From an optimization exercise on the open Yosys and OpenROAD flow, aimed at small area and a short achievable clock period; shortcuts taken in it are not production practice. Only simulation tests tie the RTL to the original design; equivalence was not proved. Some runs may be left out. An edit can pass the tests and still lose a function that they never use.

==> run_1/final_worst_path.png <==
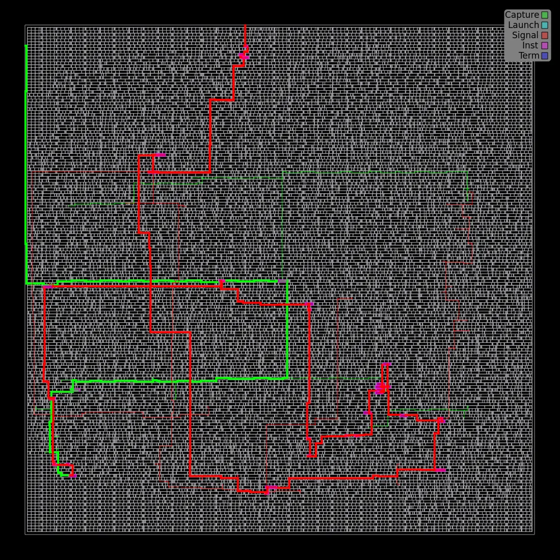
==> run_1/met2.png <==
(1 px per µm) Cells faint in the background.
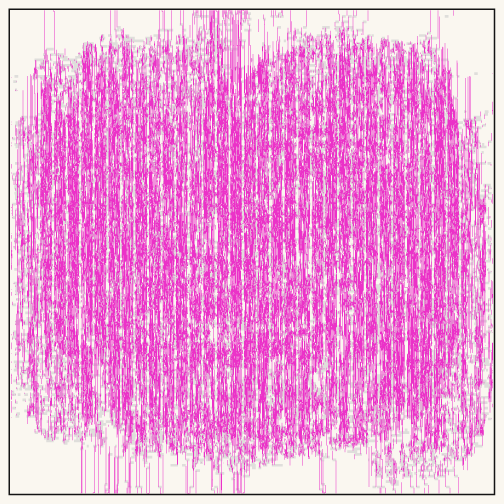
==> run_1/final_all.png <==
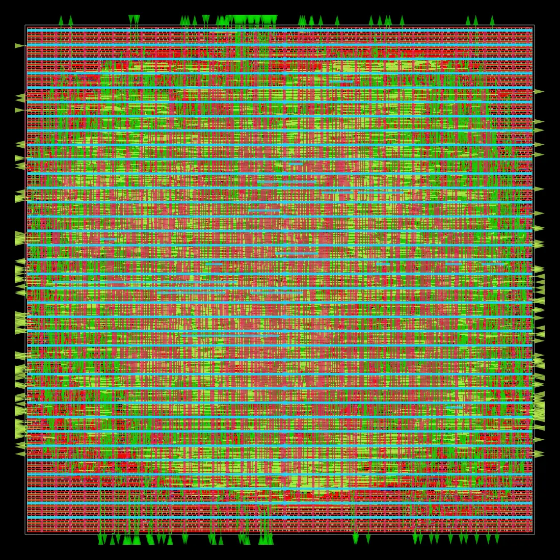
## flow/design.v in outline (module list and top-level ports)
// module vedicMAC64: 7539 lines
// module fa: 4 lines
// module ha: 4 lines
module vedicMAC64(
    input clk,
    input rst,
    input [63:0] a,
    input [63:0] b,
    input enable,
    output reg [127:0] acc
);
  // ...
==> flow/flow/run.sh <==
#!/bin/bash
# Standard ORFS layout, but timing repair asks for extra setup slack so that
# the resizer optimises the (otherwise non-critical) datapath.
set -e
export SETUP_SLACK_MARGIN=${MARGIN:-13}
bash standard.sh > standard.log 2>&1
==> flow/standard.sh <==
#!/bin/bash
# synth_recipe.tcl (not shown) runs the flow's synth.tcl, then flattens the netlist and writes it again
# the make line also repeats each setting of config.mk as NAME=value (left out here)
make -C /OpenROAD-flow-scripts/flow DESIGN_CONFIG=/design/flow/config.mk WORK_HOME=/design/flow/orfs CLKGATE_MAP_FILE= SYNTH_SCRIPT=/design/flow/synth_recipe.tcl "${@:-finish}"
==> flow/config.mk <==
export PLATFORM = sky130hd
export DESIGN_NAME = vedicMAC64
export DESIGN_NICKNAME = vedicMAC64
export VERILOG_FILES = /design/flow/design.v
export SDC_FILE = /design/flow/constraint.sdc
export NUM_CORES = 4
export LEC_CHECK = 0
export CAP_MARGIN = 20
export CORE_MARGIN = 2
export CORE_UTILIZATION = 40
export PLACE_DENSITY = 0.5
export SLEW_MARGIN = 20
export SYNTH_HIERARCHICAL = 1
==> flow/constraint.sdc <==
create_clock -name core_clock -period 27.0 [get_ports {clk}]
set_input_delay 5.4000 -clock core_clock [delete_from_list [all_inputs] [get_ports {clk}]]
set_output_delay 5.4000 -clock core_clock [all_outputs]
set_load 0.01 [all_outputs]
==> run_summary.xml, run 1 <==
<?xml version="1.0" encoding="UTF-8"?>
<metrics>
  <group name="status">
    <metric name="run_status" unit="">no timing/DRC/antenna violations</metric>
  </group>
  <group name="cts">
    <metric name="cts_inserted_buffers" unit="">17</metric>
    <metric name="cts_buffer_depth" unit="">2</metric>
    <metric name="clkLatencyLatePin" unit="ps">610</metric>
    <metric name="ctsRootBufferMaster" unit="">sky130_fd_sc_hd__clkbuf_16</metric>
    <metric name="clock_slew_at_reported_path_ffs" unit="ps">90</metric>
  </group>
  <group name="synth">
    <metric name="netlist.top_cell.by_area" unit="">sky130_fd_sc_hd__fa_1</metric>
    <metric name="post-synth-top-count-cell" unit="">sky130_fd_sc_hd__fa_1</metric>
    <metric name="synth_largest_type_area_fraction" unit="%">46.0</metric>
    <metric name="netlist_area" unit="µm²">92100</metric>
    <metric name="syn_nets" unit="">11300</metric>
    <metric name="dominant_cells_by_area_after_synthesis" unit="">sky130_fd_sc_hd__fa_1 (46%), sky130_fd_sc_hd__xnor2_1 (20%), sky130_fd_sc_hd__a22oi_1 (16%), sky130_fd_sc_hd__clkbuf_1 (3.8%), sky130_fd_sc_hd__dfxtp_1 (2.8%)</metric>
    <metric name="synth_ff_type" unit="">sky130_fd_sc_hd__dfxtp_1</metric>
    <metric name="postSynthRegisterBits" unit="">128</metric>
    <metric name="yosysSeqAreaShare" unit="%">2.78</metric>
  </group>
  <group name="timing">
    <metric name="report.final.setup_viol" unit="">0</metric>
    <metric name="tightestPinTransition" unit="ps">1140</metric>
    <metric name="timing.fmax" unit="MHz">71.5</metric>
    <metric name="rsz0062_at_grt" unit="">true</metric>
    <metric name="layout_worst_path_cycle_share" unit="%">51.8</metric>
  </group>
  <group name="setup_path">
    <metric name="critical_path.endpoint_type" unit="">flop</metric>
    <metric name="crit_path_frequent_cell" unit="">sky130_fd_sc_hd__fa_1</metric>
    <metric name="reg2regPathDepth" unit="">22</metric>
    <metric name="crit_family" unit="">adder cells</metric>
    <metric name="critical_path_buffers_and_inverters" unit="">6</metric>
    <metric name="cp_max_fo" unit="">18</metric>
    <metric name="critical_path_required" unit="ps">27480</metric>
    <metric name="cp_data_arrival_time" unit="ps">14470</metric>
    <metric name="critical_path.slowest_cell" unit="">sky130_fd_sc_hd__clkdlybuf4s50_1</metric>
    <metric name="crit_path_start_kind" unit="">primary input</metric>
    <metric name="crit_cells" unit="">30</metric>
    <metric name="cp_slowest_stage_delay" unit="ps">530</metric>
  </group>
  <group name="placement">
    <metric name="number_of_buffer_cells_added_on_primary_ports" unit="">258</metric>
    <metric name="globalplace.congestion" unit="">0.988</metric>
    <metric name="dpl.hpwl" unit="µm">306000</metric>
  </group>
  <group name="routing">
    <metric name="number_of_remaining_drc_errors" unit="">0</metric>
    <metric name="detailedRoute.firstPassIterationCount" unit="">9</metric>
    <metric name="drt-initial-drc-count" unit="">14300</metric>
  </group>
  <group name="die">
    <metric name="placement_rows" unit="">176</metric>
    <metric name="core_area" unit="µm²">229000</metric>
    <metric name="die_w" unit="µm">484</metric>
  </group>
  <group name="global_routing">
    <metric name="grt_start_max_net_pins" unit="">79</metric>
    <metric name="grt_first_pass_wirelength" unit="µm">691000</metric>
    <metric name="gr-usage-all-layers" unit="%">41.8</metric>
    <metric name="grt_overflow_total" unit="">0</metric>
    <metric name="antenna_found_initial" unit="">30</metric>
  </group>
  <group name="worst_hold_path">
    <metric name="min_path_cells" unit="">3</metric>
  </group>
  <group name="final_layout">
    <metric name="area_growth_syn_to_layout" unit="%">13.9</metric>
    <metric name="largest_reg_flops" unit="">128</metric>
    <metric name="layout-drive-gt1-share" unit="%">10.7</metric>
    <metric name="fin_nets" unit="">11000</metric>
  </group>
</metrics>
## Picture notes: final_worst_path.png
minimum clock period: 13990 ps
Fin Setup TNS: 0 ps
filler-free cell count of the finished design: 11.7k
Finished Core Util: 45.7%
post-route worst setup slack: 13010 ps

## Picture notes: met2.png
share of all routed wire: 41%
longest straight run: 122 µm

## Picture notes: final_all.png
Routed Wire Length: 523000 µm
count of boundary I/O pins: 259
Die Outline Area: 234000 µm²
total non-filler cell area in the finished layout: 105000 µm²

## run 1: timing repair
item                       CTS  global route
setup endpoints to repair   96            69
hold buffers                 0             0
setup buffers               57           130
pin swaps                   19            53
cloned                      44            50
resized for setup          518           274
## run 1: layout make-up
class / instances / area (µm²)
timing repair buffer: 814 / 10700
tap: 3026 / 3790
fill: 21400 / 125000
timing repair inverter: 15 / 134
inverter: 102 / 940
sequential: 128 / 2560
clock inverter: 15 / 173
antenna: 15 / 37.5
clock buffer: 17 / 425
multi-input combinational: 7522 / 86100
## run 1: placed cells by master (no fill, tap or decap), drive strengths merged, types with 8 or more instances in the layout
cell and n:
nor3b 63, o21ai 33, clkdlybuf4s50 171, buf 554, a22oi 1956, diode 15, mux2i 27, nand3 12
a21o 38, dfxtp 128, o21a 13, bufbuf 25, xor2 109, nand2b 44, dlymetal6s2s 8, dlygate4sd2 8
a21oi 175, inv 103, a31oi 8, bufinv 10, nor2b 107, clkbuf 64, ha 190, nor3 21
nor2 160, o21bai 13, nand3b 31, xnor2 2079, or3b 32, clkinv 19, nand4 20, and3 66
nand2 138, fa 2117
## run 1: through the flow
stage | std cells | utilization, % | area (µm²) | worst slack, ps | hold WS, ps
detailed placement | 11300 | 42.3 | 97000 | 10170 | 786
floorplan | 8861 | - | 92100 | 13630 | 770
global placement | 11300 | 42.3 | 97000 | 10180 | 742
finish | 11700 | 45.7 | 105000 | 13010 | 788
global route | 11600 | 45.7 | 105000 | 12910 | 858
CTS | 11500 | 44.2 | 101000 | 13000 | 806
## run 1: per-layer routing
metal / up-vias / track usage [%] / wire (µm)
li1: 29800 / - / -
met1: 43200 / 50.8 / 175000
met2: 8517 / 61.0 / 216000
met3: 2682 / 15.5 / 78200
met4: 34 / 29.7 / 52900
met5: - / 0.796 / 681
## run 1: worst min-delay path: stages (launching register included)
cell and delay [ps]:
sky130_fd_sc_hd__dfxtp_1 350, sky130_fd_sc_hd__nor2b_1 150, sky130_fd_sc_hd__ha_1 150, sky130_fd_sc_hd__ha_1 120
## run 1: cell families (layout without fill, tap and decap cells)
| family | count (synthesis) | after routing | synth area share, % |
|---|---|---|---|
| other | 0 | 15 | 0 |
| AND/OR/NAND/NOR | 714 | 717 | 4.28 |
| AO/OA/AOI/OAI | 2281 | 2283 | 18.2 |
| adder cells (fa/ha/maj) | 2307 | 2307 | 48.6 |
| multiplexers | 27 | 27 | 0.293 |
| flip-flops | 128 | 128 | 2.78 |
| XOR/XNOR | 2188 | 2188 | 20.8 |
| buffers and inverters | 1216 | 963 | 4.99 |
==> run_1/clock_map.png <==
(1 px per µm)
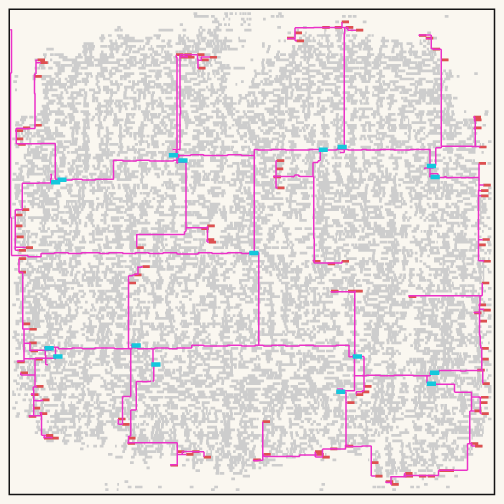

--- run 2 (diff from run 1) ---
==> flow/flow/run.sh (replaced) <==
#!/bin/bash
# Standard ORFS layout with two changes:
#  - timing repair asks for extra setup slack so that the resizer optimises
#    the (otherwise non-critical) datapath;
#  - port buffers are buf_2 instead of the default delay-buffer cell.
set -e
export SETUP_SLACK_MARGIN=${MARGIN:-13}
export BUFFER_PORTS_ARGS="-buffer_cell sky130_fd_sc_hd__buf_2"
bash standard.sh > standard.log 2>&1
==> run_2/clock_map.png <==
(1 px per µm)
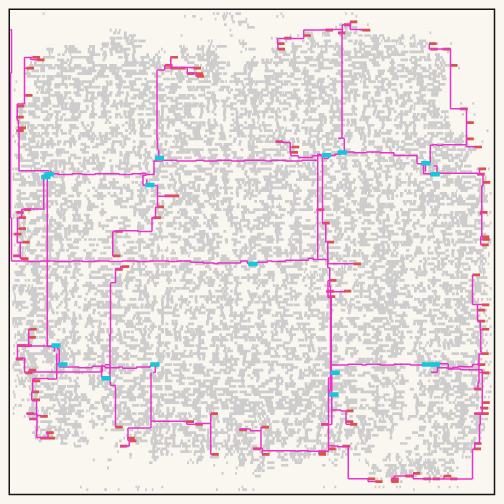
[magenta] clock wires | length: 4920 µm
[red] flip-flops | count: 128
[cyan] cells driving clock nets | count: 17
routed clock nets: 18
flops lie: spread over the die

==> run_summary.xml, run 2 <==
<?xml version="1.0" encoding="UTF-8"?>
<metrics>
  <group name="global_routing">
    <metric name="grt_first_pass_wirelength" unit="µm">683000</metric>
    <metric name="grt_overflow_total" unit="">0</metric>
  </group>
  <group name="cts">
    <metric name="cts_inserted_buffers" unit="">17</metric>
    <metric name="clock_slew_at_reported_path_ffs" unit="ps">100</metric>
  </group>
  <group name="die">
    <metric name="die_w" unit="µm">484</metric>
    <metric name="floorplan.die_area" unit="µm²">234000</metric>
  </group>
  <group name="timing">
    <metric name="rsz0062_at_grt" unit="">false</metric>
    <metric name="layout_worst_path_cycle_share" unit="%">52.0</metric>
    <metric name="tightestPinTransition" unit="ps">1290</metric>
    <metric name="min_period" unit="ps">14040</metric>
  </group>
  <group name="setup_path">
    <metric name="crit_path_frequent_cell" unit="">sky130_fd_sc_hd__fa_1</metric>
    <metric name="crit_family" unit="">adder cells</metric>
    <metric name="critical_path_buffers_and_inverters" unit="">4</metric>
    <metric name="crit_path_start_kind" unit="">primary input</metric>
    <metric name="cp_max_fo" unit="">26</metric>
  </group>
  <group name="placement">
    <metric name="number_of_buffer_cells_added_on_primary_ports" unit="">258</metric>
    <metric name="globalplace.congestion" unit="">0.972</metric>
    <metric name="dpl.hpwl" unit="µm">306000</metric>
  </group>
  <group name="synth">
    <metric name="syn_nets" unit="">11300</metric>
    <metric name="synth_largest_type_area_fraction" unit="%">46.0</metric>
    <metric name="yosysSeqAreaShare" unit="%">2.78</metric>
  </group>
  <group name="routing">
    <metric name="finalWirelength" unit="µm">496000</metric>
  </group>
  <group name="worst_hold_path">
    <metric name="min_path_cells" unit="">3</metric>
  </group>
  <group name="status">
    <metric name="run_status" unit="">no timing/DRC/antenna violations</metric>
  </group>
  <group name="final_layout">
    <metric name="final_common_cell" unit="">sky130_fd_sc_hd__fa_1</metric>
    <metric name="fin_nets" unit="">10800</metric>
    <metric name="finish.utilization" unit="%">43.4</metric>
    <metric name="largest_reg_flops" unit="">128</metric>
  </group>
</metrics>
==> run_2/final_worst_path.png <==
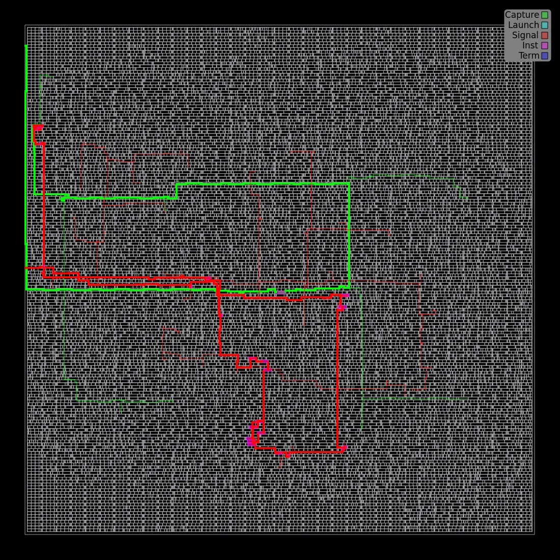
filler-free cell count of the finished design: 11.5k
post-route worst setup slack: 12960 ps

[run 2: tightest hold or removal path, delay by kind of cell, from the launching register on]
family | cells | cell delay, ps
adders and majority gates | 2 | 270
DFF | 1 | 330
and+or+nand+nor | 1 | 140
[run 2: cells by family after synthesis]
kind of cell,after synthesis,share of synthesized area (%)
xor gates and xnor gates,2188,20.8
DFF,128,2.78
buffers and inverters,1216,4.99
adders and majority gates,2307,48.6
AOI/OAI and AO/OA,2281,18.2
and+or+nand+nor,714,4.28
muxes,27,0.293
[run 2: metrics by stage]
stage | setup WS [ps] | cells | instance area, µm²
after floorplan | 13630 | 8861 | 92100
after global placement | 10360 | 11300 | 96300
after detailed placement | 10350 | 11300 | 96300
after CTS | 13010 | 11400 | 98100
after global routing | 12990 | 11400 | 99500
final | 12960 | 11500 | 99600
[run 2: area by class of cell]
cell class                      count  area, µm²  share of cell area (%)
Clock buffer                       17        425                   0.427
Inverter                          102        712                   0.715
Tap cell                         3026       3790                    3.80
Antenna cell                        9       22.5                  0.0226
Sequential cell                   128       2560                    2.57
Timing Repair inverter              1       8.76                 0.00880
Timing Repair Buffer              636       6110                    6.14
Multi-Input combinational cell   7520      85800                    86.2
Clock inverter                     15        151                   0.152
[run 2: what timing repair did]
| action | 4_1_cts | 5_1_grt |
|---|---|---|
| pin swaps | 6 | 18 |
| resized for setup | 208 | 190 |
| hold endpoints to repair | 0 | 0 |
| hold buffers | 0 | 0 |
| gates cloned | 10 | 10 |
| endpoints found under the setup margin | 91 | 55 |
| setup buffers | 15 | 59 |
[run 2: layer usage]
layer / global-route usage (%) / vias to the layer above / part of all wire (%)
met3: 14.5 / 2409 / 14
li1: - / 29400 / -
met2: 60.7 / 8063 / 42
met1: 50.8 / 42400 / 35
met4: 27.4 / 36 / 8.7
met5: 0.184 / - / 0.092
==> run_2/met2.png <==
(1 px per µm) Cells faint in the background.
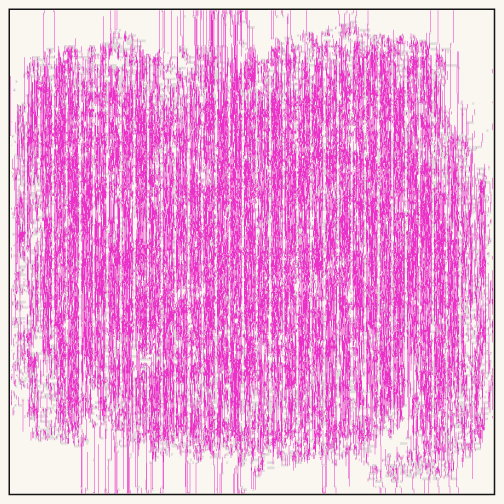

--- run 3 (diff from run 2) ---
--- a/flow/config.mk
+++ b/flow/config.mk
@@ -9,4 +9,4 @@
 export CORE_MARGIN = 2
-export CORE_UTILIZATION = 40
-export PLACE_DENSITY = 0.5
+export CORE_UTILIZATION = 45
+export PLACE_DENSITY = 0.55
 export SLEW_MARGIN = 20
==> run_3/met2.png <==
(1 px per µm) Cells faint in the background.
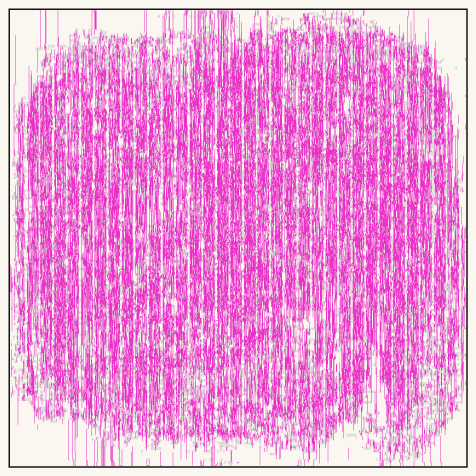
main direction: vertical
wire length on this layer: 198 mm

==> run_summary.xml, run 3 <==
<?xml version="1.0" encoding="UTF-8"?>
<metrics>
  <group name="timing">
    <metric name="fin_setup_tns" unit="ps">0</metric>
    <metric name="timing.fmax" unit="MHz">71.3</metric>
    <metric name="rsz0062_at_grt" unit="">false</metric>
    <metric name="report.final.setup_viol" unit="">0</metric>
    <metric name="final_layout_worst_hold_slack" unit="ps">770</metric>
    <metric name="layout_worst_path_cycle_share" unit="%">51.9</metric>
    <metric name="tightestPinTransition" unit="ps">1160</metric>
  </group>
  <group name="synth">
    <metric name="synth_largest_type_area_fraction" unit="%">46.0</metric>
    <metric name="postSynthRegisterBits" unit="">128</metric>
    <metric name="syn_nets" unit="">11300</metric>
    <metric name="yosysSeqAreaShare" unit="%">2.78</metric>
    <metric name="netlist_area" unit="µm²">92100</metric>
    <metric name="dominant_cells_by_area_after_synthesis" unit="">sky130_fd_sc_hd__fa_1 (46%), sky130_fd_sc_hd__xnor2_1 (20%), sky130_fd_sc_hd__a22oi_1 (16%), sky130_fd_sc_hd__clkbuf_1 (3.8%), sky130_fd_sc_hd__dfxtp_1 (2.8%)</metric>
    <metric name="synth_ff_type" unit="">sky130_fd_sc_hd__dfxtp_1</metric>
    <metric name="netlist.top_cell.by_area" unit="">sky130_fd_sc_hd__fa_1</metric>
  </group>
  <group name="die">
    <metric name="core_area" unit="µm²">204000</metric>
    <metric name="placement_rows" unit="">166</metric>
    <metric name="count_of_boundary_i_o_pins" unit="">259</metric>
    <metric name="die_w" unit="µm">456</metric>
    <metric name="floorplan.die_area" unit="µm²">208000</metric>
  </group>
  <group name="status">
    <metric name="run_status" unit="">no timing/DRC/antenna violations</metric>
  </group>
  <group name="cts">
    <metric name="cts_buffer_depth" unit="">2</metric>
    <metric name="clkLatencyLatePin" unit="ps">630</metric>
    <metric name="clock_slew_at_reported_path_ffs" unit="ps">90</metric>
    <metric name="cts_inserted_buffers" unit="">17</metric>
    <metric name="ctsRootBufferMaster" unit="">sky130_fd_sc_hd__clkbuf_16</metric>
  </group>
  <group name="final_layout">
    <metric name="multi_input_area" unit="µm²">85800</metric>
    <metric name="fill_cells" unit="">18900</metric>
    <metric name="area_growth_syn_to_layout" unit="%">7.74</metric>
  </group>
  <group name="setup_path">
    <metric name="cp_slowest_stage_delay" unit="ps">570</metric>
    <metric name="critical_path_required" unit="ps">27510</metric>
    <metric name="reg2regPathDepth" unit="">23</metric>
    <metric name="cp_data_arrival_time" unit="ps">14520</metric>
    <metric name="crit_path_start_kind" unit="">primary input</metric>
    <metric name="cp_max_fo" unit="">33</metric>
  </group>
  <group name="global_routing">
    <metric name="grt_start_max_net_pins" unit="">67</metric>
    <metric name="antenna_found_initial" unit="">30</metric>
    <metric name="grt_first_pass_wirelength" unit="µm">656000</metric>
    <metric name="gr-usage-all-layers" unit="%">44.4</metric>
  </group>
  <group name="routing">
    <metric name="detailedRoute.firstPassIterationCount" unit="">7</metric>
    <metric name="finalWirelength" unit="µm">479000</metric>
    <metric name="number_of_remaining_drc_errors" unit="">0</metric>
  </group>
  <group name="placement">
    <metric name="dp_cells" unit="">11000</metric>
    <metric name="globalplace.congestion" unit="">1.01</metric>
    <metric name="number_of_buffer_cells_added_on_primary_ports" unit="">258</metric>
  </group>
  <group name="worst_hold_path">
    <metric name="min_path_cells" unit="">3</metric>
  </group>
</metrics>
==> run_3/final_worst_path.png <==
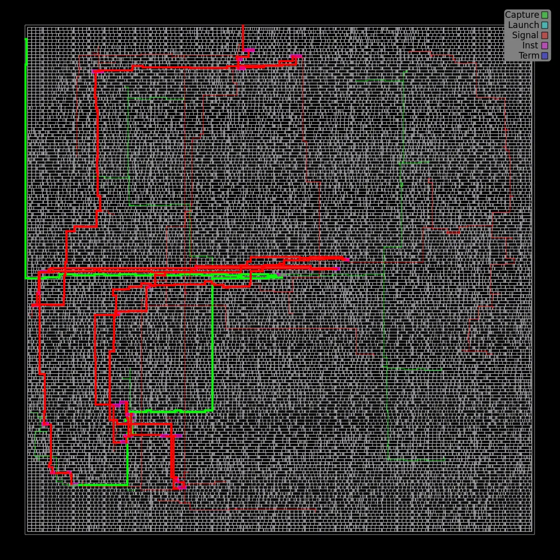
post-route worst setup slack: 12980 ps
Finished Core Util: 48.6%
minimum clock period: 14020 ps
filler-free cell count of the finished design: 11.1k

-- run 3: critical path, delay by kind of cell --
family	cells	cell delay [ps]
xor+xnor	2	320
buf+inv	6	1580
simple gates	6	1530
fa+ha+maj	9	4050
compound gates	6	1490
-- run 3: per-layer routing --
layer | wire, µm | global-route usage, %
met5 | 434 | 0.367
met4 | 45600 | 31.4
met3 | 70700 | 15.8
met1 | 164000 | 54.8
met2 | 198000 | 64.3
-- run 3: logic make-up after synthesis --
| family | Yosys count | share of synthesized area [%] |
|---|---|---|
| buffers and inverters | 1216 | 4.99 |
| xor gates and xnor gates | 2188 | 20.8 |
| AOI/OAI and AO/OA | 2281 | 18.2 |
| adders and majority gates | 2307 | 48.6 |
| and+or+nand+nor | 714 | 4.28 |
| muxes | 27 | 0.293 |
| DFF | 128 | 2.78 |
-- run 3: what timing repair did --
| item | 4_1_cts | 5_1_grt |
|---|---|---|
| pin swaps | 6 | 14 |
| gates cloned | 10 | 17 |
| resized for setup | 245 | 219 |
| setup buffers | 12 | 25 |
| endpoints found under the setup margin | 88 | 49 |
-- run 3: area by class of cell --
class,count,share of cell area [%]
diodes,14,0.0353
clock buffers,17,0.429
clock inverters,15,0.190
inverters,102,0.675
multi-input cells,7521,86.4
flip-flops and latches,128,2.58
well taps,2688,3.39
repair buffers,628,6.24
repair inverters,1,0.00883
-- run 3: stage by stage --
stage / worst slack [ps] / instance area (µm²)
2_1_floorplan: 13630 / 92100
3_5_place_dp: 10570 / 95800
4_1_cts: 12980 / 97800
3_3_place_gp: 10570 / 95800
6_report: 12980 / 99200
5_1_grt: 12950 / 99200

## port drivers added, routing unchanged
No port has a modelled driver above. Below, the same layouts with a new extraction and two added sets of constraints. Step 1 assumes that a clkbuf_16 drives the clock port and a buf_2 every other input. Step 2 adds t to the input delays and takes it off the output delays; t is the mean of the earliest and latest rising clock arrival at the registers after step 1. Input paths then give back, and output paths get back, about the clock's delay inside the block. Slacks: ideal / step 1 / step 2; pairs: ideal / step 1.
run	shift t [ns]	setup slack, ns	worst setup path at the end	latest minus earliest clock arrival (ns)	worst data-port slew with drivers (ns)
run 1	0.696	13.008 / 13.073 / 12.377	input to register	0.029 / 0.028	0.15
run 2	0.702	12.962 / 12.746 / 12.043	input to register	0.028 / 0.029	0.48
run 3	0.705	12.982 / 13.010 / 12.306	input to register	0.035 / 0.035	0.12
After both steps setup and hold are still met in every run listed. The setup slack of run 2, which loses most, moves by -0.216 ns with the drivers and by -0.919 ns with both steps.
